This is an optimization exercise on Yosys and OpenROAD, whose aim is small area, not a production implementation. The RTL was checked by simulation tests, not by an equivalence proof against the original design. Not every run is shown, and edits may drop behaviour that the tests do not exercise.

**run.sh**
```bash
#!/bin/bash
# synth_recipe.tcl (not shown) runs the flow's synth.tcl, then flattens the netlist and writes it again
# the make line also repeats each setting of config.mk as NAME=value (left out here)
make -C /OpenROAD-flow-scripts/flow DESIGN_CONFIG=/design/flow/config.mk WORK_HOME=/design/flow/orfs CLKGATE_MAP_FILE= SYNTH_SCRIPT=/design/flow/synth_recipe.tcl finish
```
**config.mk**
```make
export PLATFORM = sky130hd
export DESIGN_NAME = gaussian_blur
export DESIGN_NICKNAME = gaussian_blur
export VERILOG_FILES = /design/flow/design.v
export SDC_FILE = /design/flow/constraint.sdc
export NUM_CORES = 4
export LEC_CHECK = 0
export CAP_MARGIN = 20
export CORE_MARGIN = 2
export CORE_UTILIZATION = 40
export SLEW_MARGIN = 20
```
**constraint.sdc**
```tcl
create_clock -name core_clock -period 16.0 [get_ports {clk}]
set_input_delay 3.2000 -clock core_clock [delete_from_list [all_inputs] [get_ports {clk}]]
set_output_delay 3.2000 -clock core_clock [all_outputs]
set_load 0.01 [all_outputs]
```
**design.v**
```verilog
module gaussian_blur #(
   parameter PIXEL_DEPTH = 8,
   parameter KERNEL_SIZE = 7,
   parameter PPC = 1
) (
   input bit clk,
   input bit rst_n,
   input logic [KERNEL_SIZE*(KERNEL_SIZE+PPC-1)*PIXEL_DEPTH-1:0] in_data,
   output logic [PIXEL_DEPTH-1:0] out_pixel
);
logic [KERNEL_SIZE-1:0][KERNEL_SIZE-1 + (PPC-1): 0][PIXEL_DEPTH-1:0] in_win;
assign in_win = in_data;
localparam [KERNEL_SIZE*KERNEL_SIZE*10-1:0] KERNEL = {
   10'd1, 10'd6, 10'd15, 10'd20, 10'd15, 10'd6, 10'd1,
   10'd6, 10'd36, 10'd90, 10'd120, 10'd90, 10'd36, 10'd6,
   10'd15, 10'd90, 10'd225, 10'd300, 10'd225, 10'd90, 10'd15,
   10'd20, 10'd120, 10'd300, 10'd400, 10'd300, 10'd120, 10'd20,
   10'd15, 10'd90, 10'd225, 10'd300, 10'd225, 10'd90, 10'd15,
   10'd6, 10'd36, 10'd90, 10'd120, 10'd90, 10'd36, 10'd6,
   10'd1, 10'd6, 10'd15, 10'd20, 10'd15, 10'd6, 10'd1
};
logic [PIXEL_DEPTH + 11: 0] temp_data;
always_comb begin
   temp_data = 0;
   for(int i = 0; i < KERNEL_SIZE; i++)
      for(int j = 0; j < KERNEL_SIZE; j++)
         temp_data += in_win[i][j] * KERNEL[(KERNEL_SIZE*KERNEL_SIZE-1 - (i*KERNEL_SIZE+j))*10 +: 10];
end
always_ff @(posedge clk) begin
   if(~rst_n) begin
      out_pixel <= '0;
   end else begin
      out_pixel <= temp_data >> 12;
   end
end
endmodule
```
Run 1, cell placement:
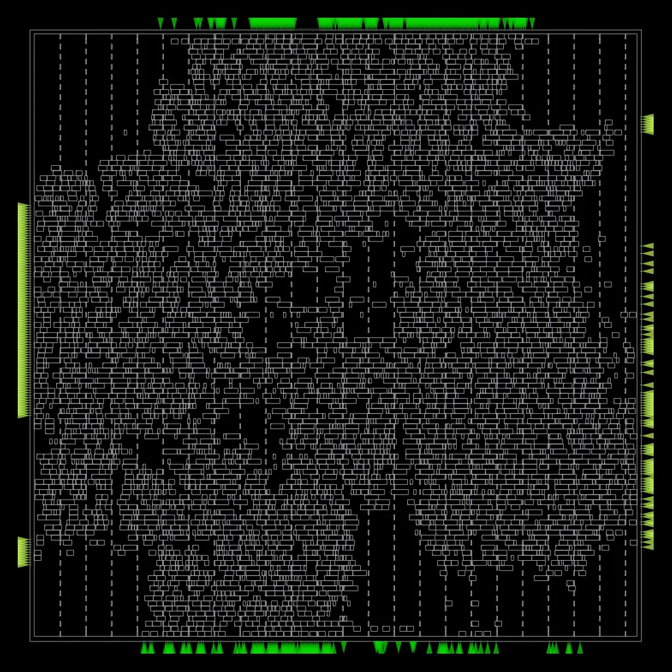
num sequential: 8
row count: 119

Run 1, wires after detailed routing:
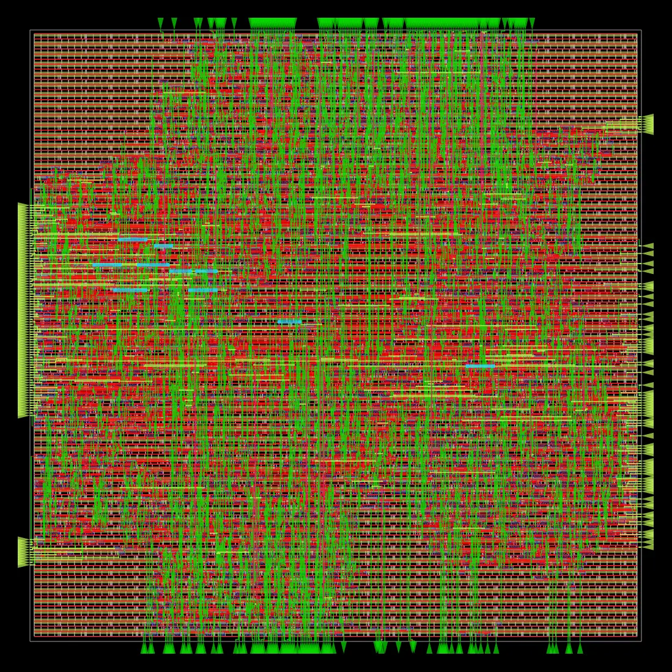
met3 routed WL: 4130 µm
DRT met1 WL: 49,400 µm

Run 1, the metal 3 layer:
Scale bar: 100 µm. Cells faint in the background.
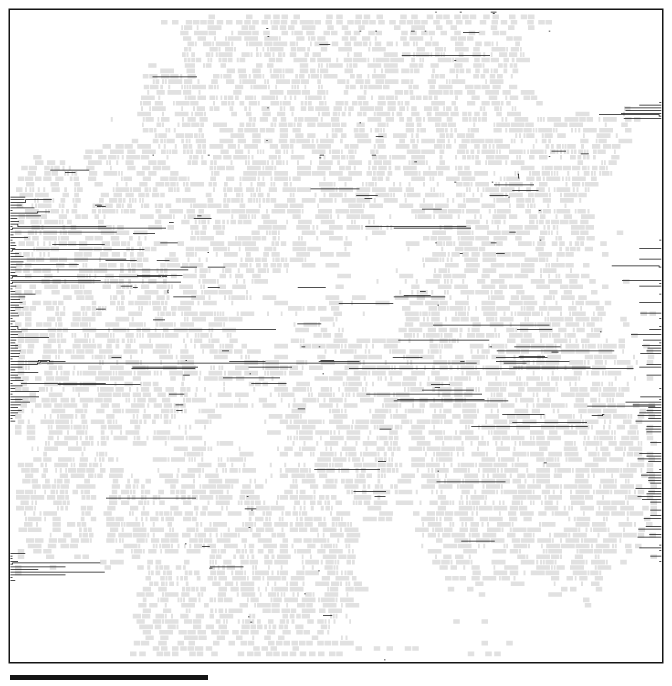
share of all routed wire: 3.6%
longest straight run: 219 µm
main direction: horizontal
wire length on this layer: 4,130 µm
nets with wire on the layer: 277

## run 1: final cells by class
type	instances	share of cell area, %
timing repair buffer	401	8.37
multi-input combinational	2823	76.3
antenna	10	0.0522
sequential	8	0.334
inverter	1430	11.2
clock buffer	3	0.156
tap	1391	3.63
## run 1: layout by cell type, fill, tap and decap left out, types with 11 or more instances in the layout
cell             count
a211oi_1            11
a21o_1              72
a21oi_1            112
and2_1              11
and3_1              14
clkdlybuf4s50_1    401
fa_1               958
ha_1               873
inv_1             1430
nand2_1             64
nand2b_1            22
nor2_1             115
nor2b_1             47
nor3_1              50
o21a_1              39
o21ai_0             62
o21bai_1            17
o41ai_1             14
xnor2_1            150
xor2_1              77
## run 1: kinds of logic (layout without fill, tap and decap cells)
group                    count (synthesis)  after routing  share of synthesized area, %
AND/OR/NAND/NOR                        373            373                          4.40
flip-flops                               8              8                         0.380
adder cells (fa/ha/maj)               1831           1831                          71.5
other                                    0             10                             0
XOR/XNOR                               227            227                          4.72
buffers and inverters                 1430           1834                          12.7
multiplexers                             4              4                         0.101
AO/OA/AOI/OAI                          388            388                          6.19
## run 1: Yosys cell counts (39+ instances only)
cell / n / area share [%]
a21o_1: 72 / 1.3
a21oi_1: 112 / 1.3
fa_1: 958 / 46
ha_1: 873 / 26
inv_1: 1430 / 13
nand2_1: 64 / 0.57
nor2_1: 115 / 1.0
nor2b_1: 47 / 0.70
nor3_1: 50 / 0.59
o21a_1: 39 / 0.70
o21ai_0: 62 / 0.74
xnor2_1: 150 / 3.1
xor2_1: 77 / 1.6
## run 1: worst max-delay path by stage
stage | slack [ns] | end | from
3_5_place_dp | 1.54 | out_pixel[7] | in_data[204]
6_report | 1.84 | out_pixel[7] | in_data[204]
3_3_place_gp | 1.66 | out_pixel[7] | in_data[204]
5_1_grt | 1.30 | out_pixel[7] | in_data[121]
4_1_cts | 1.76 | out_pixel[7] | in_data[204]
2_1_floorplan | 2.78 | out_pixel[7] | in_data[204]
## run 1: per-layer routing
metal  track usage [%]  wire, µm
met1              28.4     49400
met2              39.5     58100
met3              2.39      4130
met4              3.53      2150
met5                 0       126
## run 1: worst max-delay path: cells and delay by family
kind / cells / cell delay [ns]
adder cells (fa/ha/maj): 17 / 7.84
AO/OA/AOI/OAI: 7 / 1.45
buffers and inverters: 11 / 0.99
multiplexers: 1 / 0.36
AND/OR/NAND/NOR: 1 / 0.21
XOR/XNOR: 1 / 0.19
## run 1: through the flow
stage                     worst slack, ns  area (µm²)  utilization [%]
final                                1.84       48000             45.8
after global routing                 1.30       48000             45.8
after CTS                            1.76       47900             45.7
after detailed placement             1.54       47900             45.7
after global placement               1.66       47900             45.7
after floorplan                      2.78       42100                -
==> out/results.ini, run 1 <==
[run_status]
status=finished clean

[critical_path]
cp.arrival_ns=14.28
required_ns=16.12
crit_top_cell=fa_1
crit_slowest_cell=fa_1
end_kind=flip-flop
critPathKind=in2reg
slowest_delay_ns=0.56
start_kind=primary input

[timing]
slew_violations=0
rsz0062_at_grt=false
tns_ns=0
timing.hold.ws_ns=3.63
max_freq_mhz=70.6
final-setup-viol-count=0
max_slew_margin_pct=55.5

[routing]
wl_per_cell_um=18.8
via_per_inst=4.66
drc=0

[floorplanning]
io_pins=402
die_h_um=328

[placement]
dp_hpwl_um=111000
io_buffers=401

[clock_network]
clk_pin_slew_ns=0.04
cts_num_sinks=8
cts_tree=built
numCtsBuffers=3
clockBufferDepth=2

[synthesis]
yosys_warnings=1
avgSynthCellArea_um2=9.88
async_flop_share_pct=0
ys_types=58

[finish]
multiInputGateArea_um2=36600
fin_cells=6066
seq_area_um2=160
largest_reg_flops=8

[global_routing]
grt_pass1_wl_um=177000
grt_pass1_vias=31484
antenna_found_initial=20

[job]
maxCapViolCount=0

--- run 2: outline of the changes from run 1 ---
design.v: 36 -> 1655 lines; modules unchanged: 0
  gb_fa: new, 4 lines
  gb_ha: new, 4 lines
  gaussian_blur: edited, 36 -> 1647 lines
==> module gb_ha as of run 2 <==
module gb_ha (input a, input b, output s, output co);
assign s = a ^ b;
assign co = a & b;
endmodule
==> module gb_fa as of run 2 <==
module gb_fa (input a, input b, input c, output s, output co);
assign s = a ^ b ^ c;
assign co = (a & b) | (a & c) | (b & c);
endmodule
--- a/config.mk
+++ b/config.mk
@@ -9,3 +9,6 @@
 export CORE_MARGIN = 2
 export CORE_UTILIZATION = 40
+export CTS_BUF_LIST = sky130_fd_sc_hd__clkbuf_2
 export SLEW_MARGIN = 20
+export SYNTH_HIERARCHICAL = 1
+export SYNTH_MINIMUM_KEEP_SIZE = 0
Run 2, routed metal, one color a layer:
Scale bar: 50 µm. Only two layers are drawn.
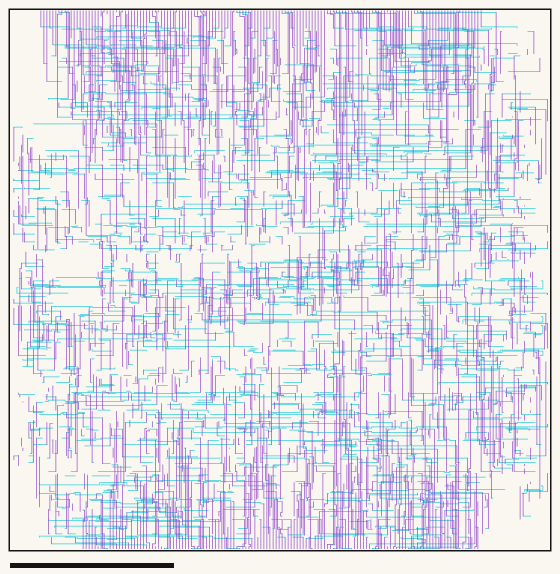
legend:
  metal 1:
    color: cyan
    wire_length: 10,800 µm
  metal 2:
    color: purple
    wire_length: 15,100 µm

Run 2, the metal 3 layer:
Scale bar: 50 µm. Cells faint in the background.
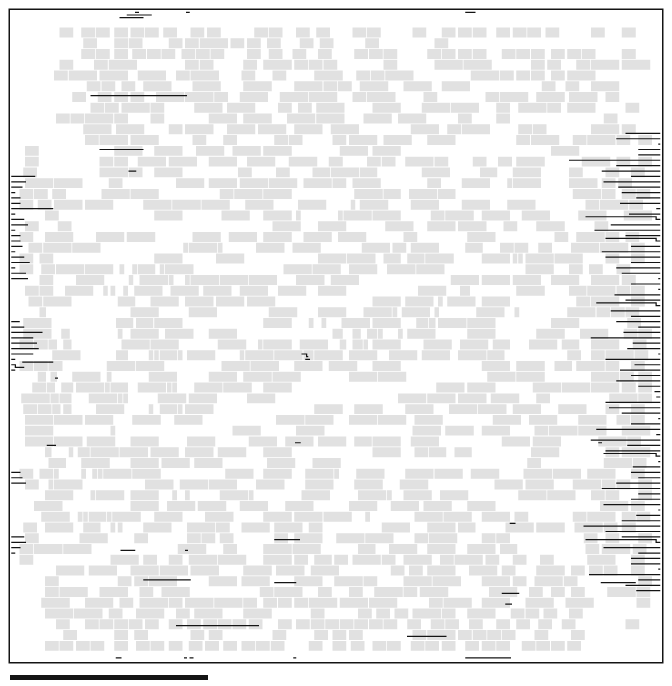
share of all routed wire: 3.9%
nets with wire on the layer: 142
wire length on this layer: 1,050 µm

Run 2, wires after detailed routing:
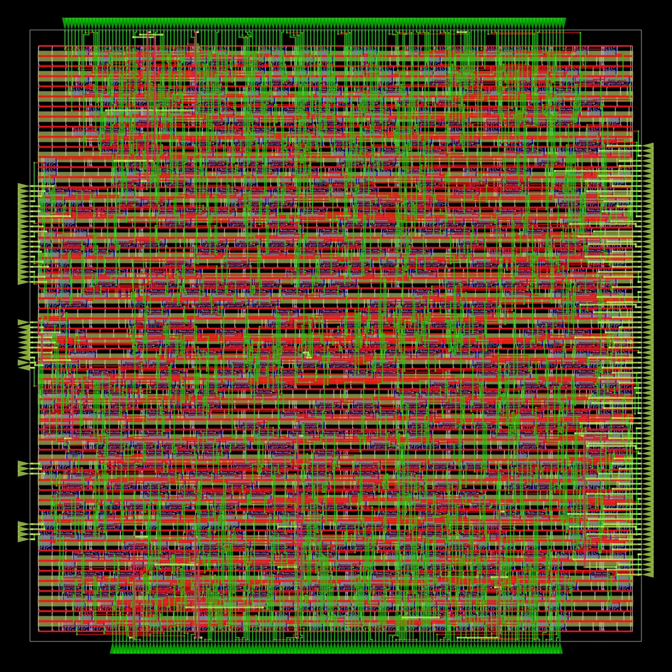
total global-route track usage: 21.9%
DRT met1 WL: 10,800 µm

Run 2, routed metal per tile:
The die is cut into 33 by 33 equal tiles; black is low, pale yellow is high, scaled to the fullest tile. Values are wire area over tile area, all layers added.
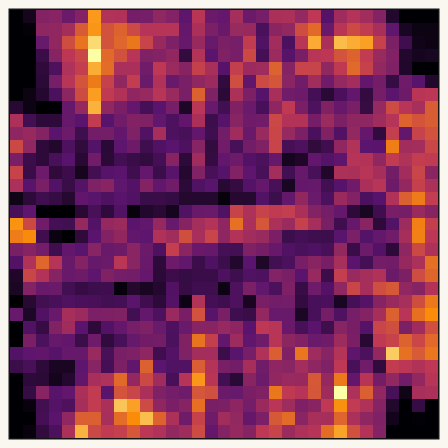
tiles over half the peak: 16%
nearly empty tiles: 3.9%
fullest tile: 0.46
mean over tiles: 0.15

==> run 2 against run 1 <==
Compared with the run above: hold slack improved by 0.031 ns; largest cell class unchanged; synthesized cell count decreased by 86%; die area decreased by 75%; critical endpoint unchanged; non-clock buffer count unchanged; worst setup slack got worse by 0.61 ns; sequential cell count unchanged; fmax decreased by 4.1%; final area decreased by 69%; critical path type unchanged; highest routed layer is now met4; via count decreased by 78%.
==> out/results.ini, run 2 <==
[critical_path]
start_kind=primary input
cp.arrival_ns=14.90  ; +0.62 ns
slowest_delay_ns=0.58  ; +0.02 ns
required_ns=16.13  ; about the same
crit_top_cell=fa_1
crit_slowest_cell=fa_1
end_kind=flip-flop

[clock_network]
cts_tree=built
clockBufferDepth=2  ; unchanged
numCtsBuffers=3  ; unchanged
clk_pin_slew_ns=0.08  ; +0.04 ns

[timing]
max_slew_margin_pct=75.7  ; +20 points
final-setup-viol-count=0  ; unchanged
tns_ns=0  ; unchanged
rsz0062_at_grt=false
slew_violations=0  ; unchanged
max_freq_mhz=67.7  ; -4.1%

[global_routing]
grt_pass1_wl_um=44900  ; -75%
antenna_found_initial=0  ; -100%
grt_pass1_vias=8399  ; -73%

[synthesis]
synth_common_cells=fa_1 (471), inv_1 (57), ha_1 (30), dfxtp_1 (8), and2_1 (6)
syn-num-nets=1485
async_flop_share_pct=0  ; unchanged
yosys.area.top_type_share_pct=91.2  ; +46 points
ys_types=17  ; -71%
synth_top_cell_by_area=fa_1
synth.most_common_cell=fa_1
yosys_warnings=7  ; +6
yosys-top-cells-area=fa_1 (91%), ha_1 (3.6%), inv_1 (2.1%)

[placement]
dp_hpwl_um=27900  ; -75%
dp_slack_ns=0.878  ; -0.659 ns

[floorplanning]
die_h_um=165  ; -50%
fp-row-count=58  ; -51%
io_pins=402  ; unchanged

[finish]
fin_cells=1324  ; -78%
mostFrequentLayoutCells=fa_1 (471), clkdlybuf4s50_1 (401), inv_1 (57)
final_common_cell=fa_1
final_cell_area_um2=14800  ; -69%
fin_nets=1891
largest_reg_flops=8  ; unchanged

[job]
maxCapViolCount=0  ; unchanged

[run_status]
status=finished clean

[routing]
drc=0  ; unchanged
wl_per_cell_um=20.6  ; +9.7%

-- run 2: cell count changes in the layout (fill, tap and decap cells not counted), sizes merged, moves of 112 or more --
cell,delta
nor2,-115
xnor2,-148
fa,-487
a21oi,-112
inv,-1373
ha,-843
-- run 2: worst paths after layout --
kind,from,to,slack [ns],depth (start not counted)
setup / recovery,in_data[73],out_pixel[7],1.23,30
hold / removal,rst_n,out_pixel[6],3.67,2
-- run 2: final cells by class --
class,instances,area [µm²]
clock buffer,3,15.0
fill,1992,10500
inverter,57,214
multi-input combinational,525,9970
sequential,8,160
tap,330,413
timing repair buffer,401,4010
-- run 2: critical path, delay by kind of cell --
kind	cells	cell delay, ns
XOR/XNOR	2	0.30
adder cells (fa/ha/maj)	25	10.71
buffers and inverters	2	0.53
AND/OR/NAND/NOR	1	0.16
-- run 2: through the flow --
stage / hold slack [ns]
3_3_place_gp: 3.91
2_1_floorplan: 3.32
3_5_place_dp: 3.93
6_report: 3.67
5_1_grt: 3.68
4_1_cts: 3.65
-- run 2: per-layer routing --
layer  share of wire, %  global-route usage (%)
met1                 39                    31.0
met3                3.9                    1.21
met5                  0                       0
met2                 55                    39.1
met4                1.2                    2.53
-- run 2: cell families (layout without fill, tap and decap cells) --
kind of cell	Yosys count	after routing	synth area share, %
AO/OA/AOI/OAI	8	8	0.532
XOR/XNOR	4	4	0.339
adder cells (fa/ha/maj)	502	502	94.9
buffers and inverters	57	461	2.07
flip-flops	8	8	1.55
AND/OR/NAND/NOR	11	11	0.629
-- run 2: per-module statistics from Yosys (local to each module, per instance) --
module / cells / area, µm² / times used / flops+latches
gb_ha: 1 / 12.5 / 22 / 0
gb_fa: 1 / 20.0 / 471 / 0
gaussian_blur: 97 / 639 / 1 / 8
==> run 3, diff against run 2 <==
==> flow/run.sh (new file) <==
#!/bin/bash
set -euo pipefail
export BUFFER_PORTS_ARGS="-buffer_cell sky130_fd_sc_hd__buf_1"
bash standard.sh > standard_flow.log 2>&1
==> standard.sh (new file) <==
#!/bin/bash
# synth_recipe.tcl (not shown) runs the flow's synth.tcl, then flattens the netlist and writes it again
# the make line also repeats each setting of config.mk as NAME=value (left out here)
make -C /OpenROAD-flow-scripts/flow DESIGN_CONFIG=/design/flow/config.mk WORK_HOME=/design/flow/orfs CLKGATE_MAP_FILE= SYNTH_SCRIPT=/design/flow/synth_recipe.tcl "${@:-finish}"
removed: run.sh
Run 3, routed metal, one color a layer:
Scale bar: 50 µm. Only two layers are drawn.
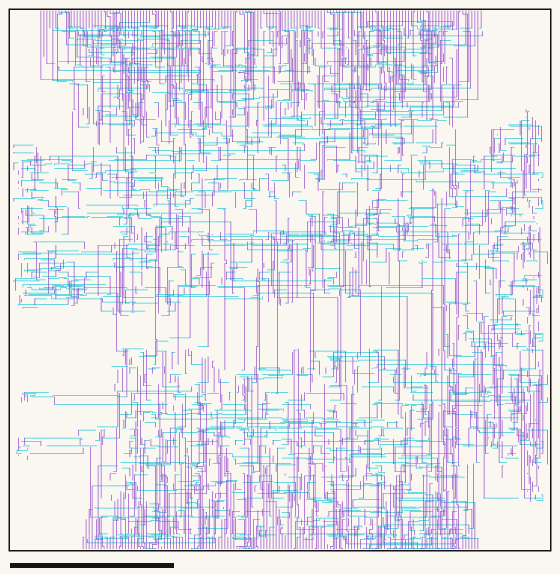
legend:
  metal 2:
    color: purple
    wire_length: 13,100 µm
  metal 1:
    color: cyan
    wire_length: 9,110 µm

Run 3, routed metal per tile:
The die is cut into 33 by 33 equal tiles; black is low, pale yellow is high, scaled to the fullest tile. Values are wire area over tile area, all layers added.
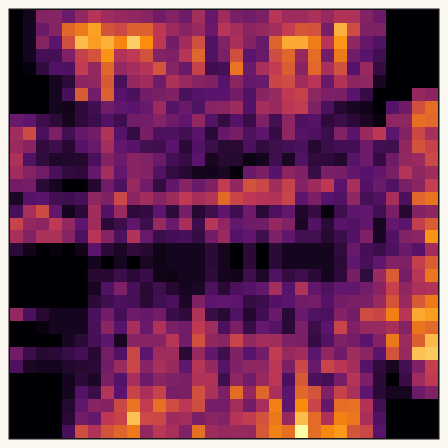
nearly empty tiles: 11%
tiles over half the peak: 15%
mean over tiles: 0.13

Run 3, the metal 1 layer:
Scale bar: 50 µm.
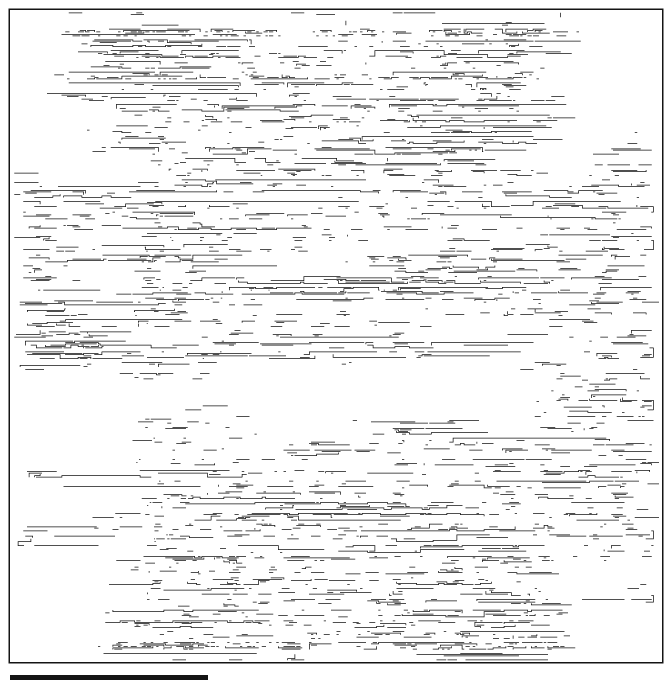
nets with wire on the layer: 1,590
main direction: horizontal

Run 3, wires after detailed routing:
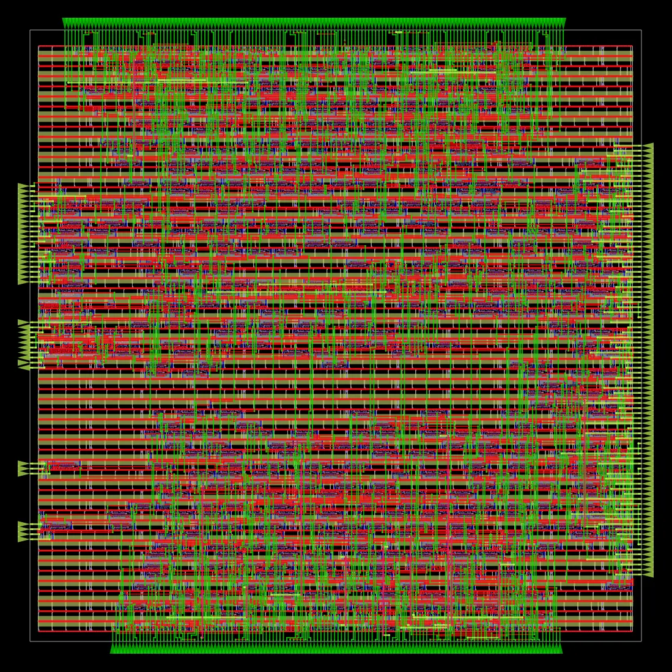
uppermost layer routed: met4
met3 routed WL: 1020 µm
WL/cell: 17.8 µm
total global-route track usage: 18.8%
WL met2: 13,100 µm

==> run 3 against run 2 <==
Compared with the run above: critical path type unchanged; critical endpoint unchanged; non-clock buffer count is the same; worst setup slack gained 0.48 ns; largest cell class unchanged; hold slack worse by 0.35 ns.
==> out/results.ini, run 3 <==
[run_status]
status=finished clean

[job]
maxCapViolCount=0  ; unchanged

[clock_network]
numCtsBuffers=3  ; unchanged
root_buffer=clkbuf_2
clk_pin_slew_ns=0.08  ; about the same
cts_tree=built

[timing]
tns_ns=0  ; unchanged
rsz0062_at_grt=false
final-setup-viol-count=0  ; unchanged
hold_viol_final=0
timing.hold.ws_ns=3.32  ; -0.347 ns
max_freq_mhz=70.0  ; +3.4%
max_slew_margin_pct=74.2  ; -1.5 points

[critical_path]
cp.arrival_ns=14.42  ; -0.48 ns
end_kind=flip-flop
slowest_delay_ns=0.58  ; about the same
required_ns=16.13  ; about the same
crit_top_cell=fa_1
crit_slowest_cell=fa_1
start_kind=primary input

[finish]
final_common_cell=fa_1
nFillCells=2268  ; +14%
mostFrequentLayoutCells=fa_1 (471), buf_1 (401), inv_1 (57)
largest_reg_flops=8  ; unchanged
seq_area_um2=160  ; unchanged
multiInputGateArea_um2=9970  ; unchanged

[routing]
drc=0  ; unchanged

[floorplanning]
io_pins=402  ; unchanged
floorplan.initialDensity_pct=41.0
die_h_um=165  ; unchanged

[hold_path]
min_to=out_pixel[7]
worstHoldStart=rst_n

[synthesis]
synth_common_cells=fa_1 (471), inv_1 (57), ha_1 (30), dfxtp_1 (8), and2_1 (6)
synth_top_cell_by_area=fa_1
yosys.area.top_type_share_pct=91.2  ; unchanged
synth.most_common_cell=fa_1
yosys_warnings=7  ; unchanged
syn-num-nets=1485  ; unchanged
ys_types=17  ; unchanged

[global_routing]
grt_pass1_vias=7755  ; -7.7%
grt_overflow_total=0
antenna_found_initial=0  ; unchanged

[placement]
dp_hpwl_um=24700  ; -11%

-- run 3: cell counts after synthesis --
No cell type changed its count.
-- run 3: worst max path at each step --
stage	startpoint	end	cells after the start
global placement	in_data[73]	out_pixel[7]	30
CTS	in_data[73]	out_pixel[7]	30
global route	in_data[73]	out_pixel[7]	30
finish	in_data[153]	out_pixel[7]	30
detailed placement	in_data[73]	out_pixel[7]	30
floorplan	in_data[73]	out_pixel[7]	29
-- run 3: cell families after synthesis --
group,Yosys count,synth area share [%]
flip-flops,8,1.55
AND/OR/NAND/NOR,11,0.629
adder cells (fa/ha/maj),502,94.9
AO/OA/AOI/OAI,8,0.532
buffers and inverters,57,2.07
XOR/XNOR,4,0.339
-- run 3: area by class of cell --
type / instances / share of cell area, %
Tap cell: 330 / 3.36
Sequential cell: 8 / 1.30
Antenna cell: 1 / 0.0204
Timing Repair Buffer: 401 / 12.3
Multi-Input combinational cell: 525 / 81.2
Inverter: 57 / 1.74
Clock buffer: 3 / 0.122
-- run 3: per-module statistics from Yosys (local to each module, per instance) --
module / cells / cell area, µm²
gb_ha: 1 / 12.5
gb_fa: 1 / 20.0
gaussian_blur: 97 / 639
-- run 3: critical path, delay by kind of cell --
family / cells / cell delay [ns]
buffers and inverters: 2 / 0.16
and+or+nand+nor: 1 / 0.15
adders and majority gates: 25 / 10.59
xor gates and xnor gates: 2 / 0.30
-- run 3: per-stage QoR --
step	instance area (µm²)	cells	setup slack (ns)
4_1_cts	12300	1324	1.64
2_1_floorplan	10300	590	1.90
6_report	12300	1325	1.72
3_5_place_dp	12300	1321	1.38
5_1_grt	12300	1324	1.33
3_3_place_gp	12300	1321	1.54
-- run 3: layer usage --
layer,up-vias,track usage (%),wire length [µm]
li1,2573,-,-
met1,3230,26.0,9110
met2,161,34.0,13100
met3,22,1.56,1020
met4,0,2.17,306
met5,-,0,0
--- run 4: outline of the changes from run 3 ---
design.v: 1655 -> 1675 lines; modules unchanged: 2
  gb_maj: new, 3 lines
  gb_xor: new, 3 lines
  gb_nor: new, 3 lines
  gb_and: new, 3 lines
  gb_inv: new, 3 lines
  gaussian_blur: edited, 1647 -> 1652 lines
==> module gb_and as of run 4 <==
module gb_and (input a, input b, output y);
assign y = a & b;
endmodule
==> module gb_inv as of run 4 <==
module gb_inv (input a, output y);
assign y = ~a;
endmodule
==> module gb_maj as of run 4 <==
module gb_maj (input a, input b, input c, output y);
assign y = (a & b) | (a & c) | (b & c);
endmodule
==> module gb_xor as of run 4 <==
module gb_xor (input a, input b, output y);
assign y = a ^ b;
endmodule
==> module gb_nor as of run 4 <==
module gb_nor (input a, input b, output y);
assign y = ~(a | b);
endmodule
==> flow/run.sh (replaced) <==
#!/bin/bash
# The standard layout, with two changes: the port buffers use the smallest buffer cell,
# and after placement resizing every logic cell goes back to drive strength 1.
set -euo pipefail
export BUFFER_PORTS_ARGS="-buffer_cell sky130_fd_sc_hd__buf_1"
export POST_RESIZE_TCL="$(pwd)/flow/downsize.tcl"
bash standard.sh > standard_flow.log 2>&1
==> flow/downsize.tcl (new file) <==
# After placement resizing: put every logic cell back to its smallest drive strength.
# Later timing repair (after CTS and global routing) sizes up whatever needs it.
set db [ord::get_db]
set n 0
foreach inst [[ord::get_db_block] getInsts] {
  set m [[$inst getMaster] getName]
  if { [regexp {^(sky130_fd_sc_hd__[a-z0-9]+)_([0-9]+)$} $m -> base drv] && $drv > 1
       && ![string match "*clk*" $base] && ![string match "*tap*" $base]
       && ![string match "*dly*" $base] } {
    if { [$db findMaster ${base}_1] ne "NULL" } {
      replace_cell [$inst getName] ${base}_1
      incr n
    }
  }
}
puts "downsize: $n cells set to drive strength 1"
Run 4, routed metal per tile:
The die is cut into 33 by 33 equal tiles; black is low, pale yellow is high, scaled to the fullest tile. Values are wire area over tile area, all layers added.
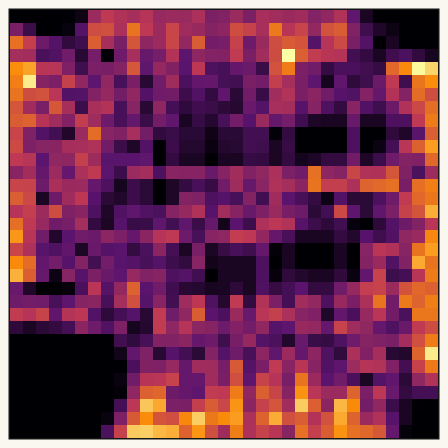
mean over tiles: 0.12
fullest tile: 0.39
tiles over half the peak: 18%
emptiest ninth of the die: south-west

Run 4, the metal 1 layer:
Scale bar: 50 µm.
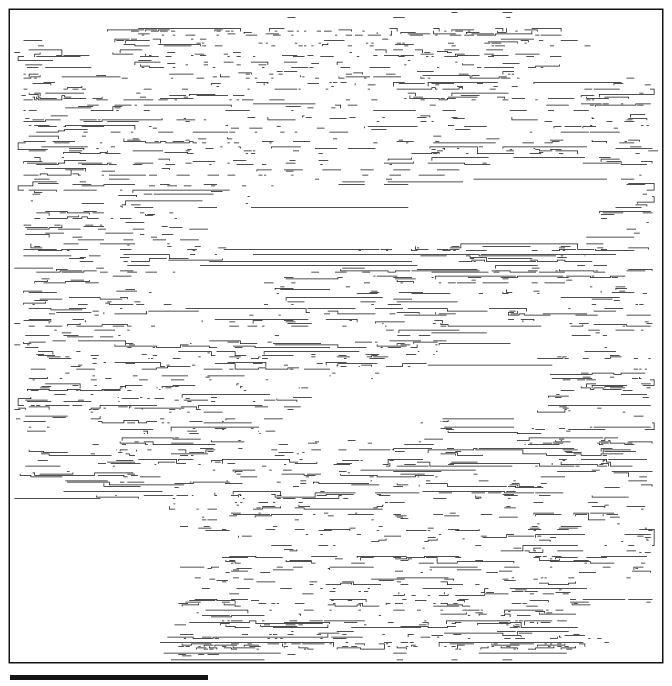
wire length on this layer: 8,130 µm
nets with wire on the layer: 1,522
main direction: horizontal
share of all routed wire: 38%

Run 4, the metal 3 layer:
Scale bar: 50 µm. Cells faint in the background.
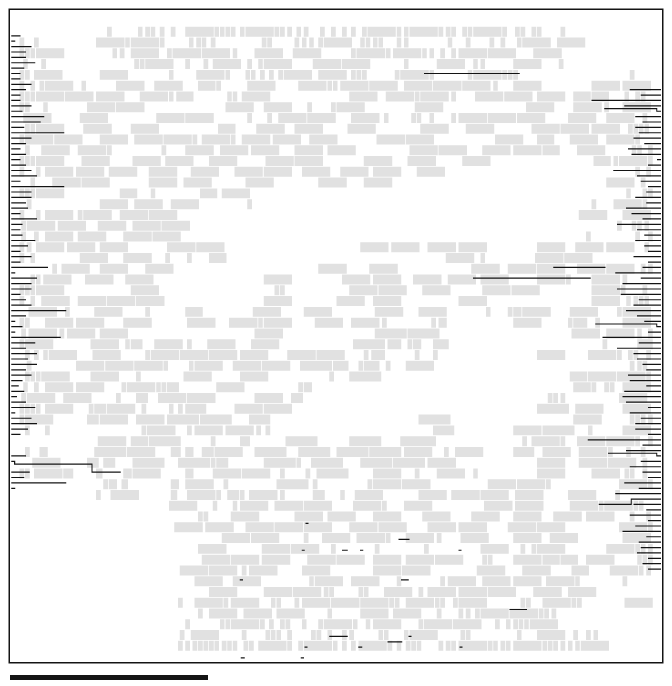
wire length on this layer: 1,060 µm
share of all routed wire: 5.0%
longest straight run: 29.4 µm

Run 4, wires after detailed routing:
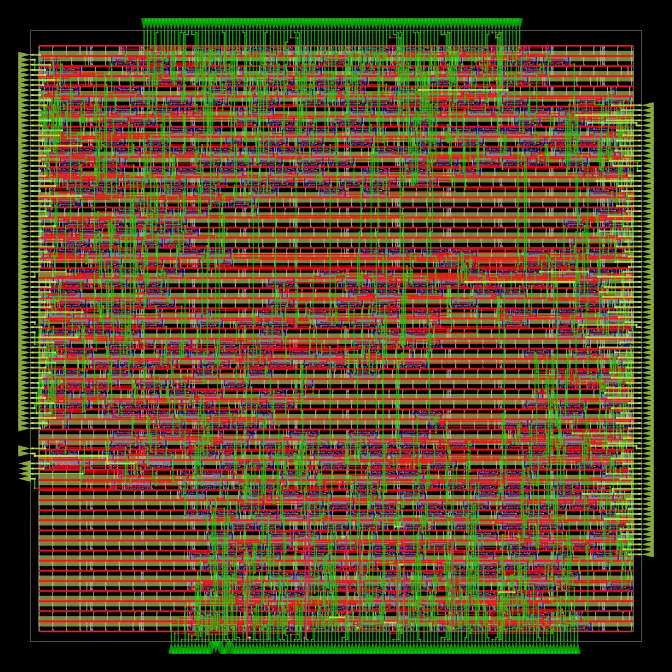
total global-route track usage: 17.0%
met3 routed WL: 1060 µm
DRT met1 WL: 8130 µm
total number of vias: 5,923
Post-Route WL: 21,200 µm

==> run 4 against run 3 <==
Compared with the run above: the layout now fails its checks (setup timing); first-iteration DRC count is 8.1% lower; worst setup slack worse by 1.8 ns; final cell count is 0.45% higher; die area is 0.22% lower; via count is 1.1% lower; clock-buffer cell count stayed put; fmax is 11% lower; critical path depth is 7 higher; hold slack better by 0.0044 ns; largest cell class unchanged.
==> out/results.ini, run 4 <==
[critical_path]
crit_slowest_cell=fa_1
crit_start=in_data[112]
slowest_delay_ns=0.59  ; about the same
cp.arrival_ns=16.25  ; +1.83 ns
required_ns=16.13  ; about the same
end_kind=flip-flop
start_kind=primary input

[timing]
layout_setup_ws_ns=-0.116  ; -1.83 ns
final-setup-viol-count=1  ; +1
rsz0062_at_grt=true
max_freq_mhz=62.0  ; -11%

[clock_network]
cts_tree=built
numCtsBuffers=3  ; unchanged
h-tree-depth=1
root_buffer=clkbuf_2

[floorplanning]
io_pins=402  ; unchanged
dieWidth_um=165
die_h_um=165  ; -0.11%
floorplan.initialDensity_pct=40.9  ; -0.094 points

[synthesis]
yosys.area.top_type_share_pct=91.4  ; +0.21 points
syn-num-nets=1471  ; -0.94%
ys_seq_area_share_pct=1.55
avgSynthCellArea_um2=17.7
synth_top_cell_by_area=fa_1
synth_common_cells=fa_1 (471), inv_1 (44), ha_1 (23), xor2_1 (11), and2_1 (10)
ys_types=10  ; -7
yosys_warnings=7  ; unchanged

[global_routing]
grt_pass1_vias=7371  ; -5.0%
antenna_found_initial=0  ; unchanged
grt_overflow_total=0  ; unchanged

[run_status]
so.violations=setup timing
status=failed layout checks

[finish]
mostFrequentLayoutCells=fa_1 (445), buf_1 (413), inv_1 (42)
largest_reg_flops=8  ; unchanged
final_cell_area_um2=12400  ; +0.98%
final_common_cell=fa_1
fin_cells=1331  ; +0.45%
diodes=0  ; -1

[placement]
post_dp_cell_area_um2=12300  ; +0.11%
place_inst=1327  ; +0.45%
dp_hpwl_um=22300  ; -9.8%

[routing]
wl_per_cell_um=15.9  ; -11%
antenna_left=0
via_per_inst=4.45
drc=0  ; unchanged

run 4: cell types whose count changed in the layout (fill, tap and decap cells not counted), sizes merged, moves of 5 or more:
cell / previous run / this run
ha: 30 / 23
buf: 401 / 415
xor2: 2 / 11
nor2: 0 / 7
maj3: 1 / 6
inv: 57 / 44
and2: 6 / 11
run 4: worst min path at each step:
stage / from / to
after floorplan: rst_n / out_pixel[0]
after global placement: rst_n / out_pixel[7]
after detailed placement: rst_n / out_pixel[1]
after CTS: rst_n / out_pixel[6]
after global routing: rst_n / out_pixel[6]
final: rst_n / out_pixel[7]
run 4: cell type report:
cell class	count	area, µm²	share of cell area (%)
clock buffer	3	15.0	0.121
inverter	44	165	1.33
multi-input combinational	531	10100	81.3
sequential	8	160	1.29
tap	330	413	3.33
timing repair buffer	415	1570	12.7
run 4: cell families after synthesis:
group	Yosys count	share of synthesized area [%]
DFF	8	1.55
buffers and inverters	44	1.60
xor gates and xnor gates	11	0.934
adders and majority gates	500	94.8
and+or+nand+nor	20	1.10
run 4: through the flow:
step           hold slack (ns)  worst slack (ns)  setup TNS (ns)
6_report                  3.32            -0.116          -0.116
5_1_grt                   3.33            -0.465          -0.748
4_1_cts                   3.31            -0.160          -0.160
3_5_place_dp              3.58             -1.16           -2.71
3_3_place_gp              3.56            -0.346          -0.510
2_1_floorplan             3.32           -0.0288         -0.0288
run 4: what timing repair did:
| action | 4_1_cts | 5_1_grt |
|---|---|---|
| setup endpoints to repair | 3 | 3 |
| buffers inserted | 1 | 0 |
| pin swaps | 18 | 12 |
| gates resized for setup | 30 | 9 |
run 4: modules after synthesis, one instance, submodules excluded:
module,cells,area (µm²),copies in the design,flip-flops and latches
gaussian_blur,16,216,1,8
gb_and,1,6.26,5,0
gb_fa,1,20.0,471,0
gb_ha,1,12.5,23,0
gb_inv,1,3.75,44,0
gb_maj,1,11.3,6,0
gb_nor,1,3.75,7,0
gb_xor,1,8.76,11,0
run 4: layer usage:
| metal | part of all wire (%) | global-route usage [%] |
|---|---|---|
| met5 | 0 | 0 |
| met4 | 0.89 | 1.34 |
| met1 | 38 | 23.5 |
| met2 | 56 | 31.1 |
| met3 | 5.0 | 1.13 |
run 4: worst max-delay path: cells and delay by family:
family / cells / cell delay [ns]
buffers and inverters: 3 / 0.22
xor gates and xnor gates: 2 / 0.30
adders and majority gates: 31 / 12.34
and+or+nand+nor: 1 / 0.15

==> static timing again, ports no longer ideal <==
How much do the figures lean on ideal ports? The routed layouts below were timed once more, with nothing changed but the port constraints. Step 1: set_driving_cell puts a clkbuf_16 on clk and a buf_2 on each other input, an assumption about the parent block. Step 2 times the ports against the registers' clock, not the clock port: input delays grow and output delays shrink by t, the midpoint of the rising clock arrivals with the driver on. a / b / c = ideal / step 1 / step 2; a / b = the first two.
run	t, ns	setup WS [ns]	worst hold slack (ns)
run 1	0.264	1.840 / 1.853 / 1.589	3.634 / 3.660 / 3.924
run 2	0.254	1.233 / 1.219 / 0.965	3.665 / 3.674 / 3.928
run 3	0.243	1.717 / 1.707 / 1.464	3.318 / 3.322 / 3.565
run 4	0.239	-0.116 / -0.129 / -0.368	3.322 / 3.323 / 3.562
The setup slack of run 2, which loses most, moves by -0.014 ns with the drivers and by -0.268 ns with both steps.
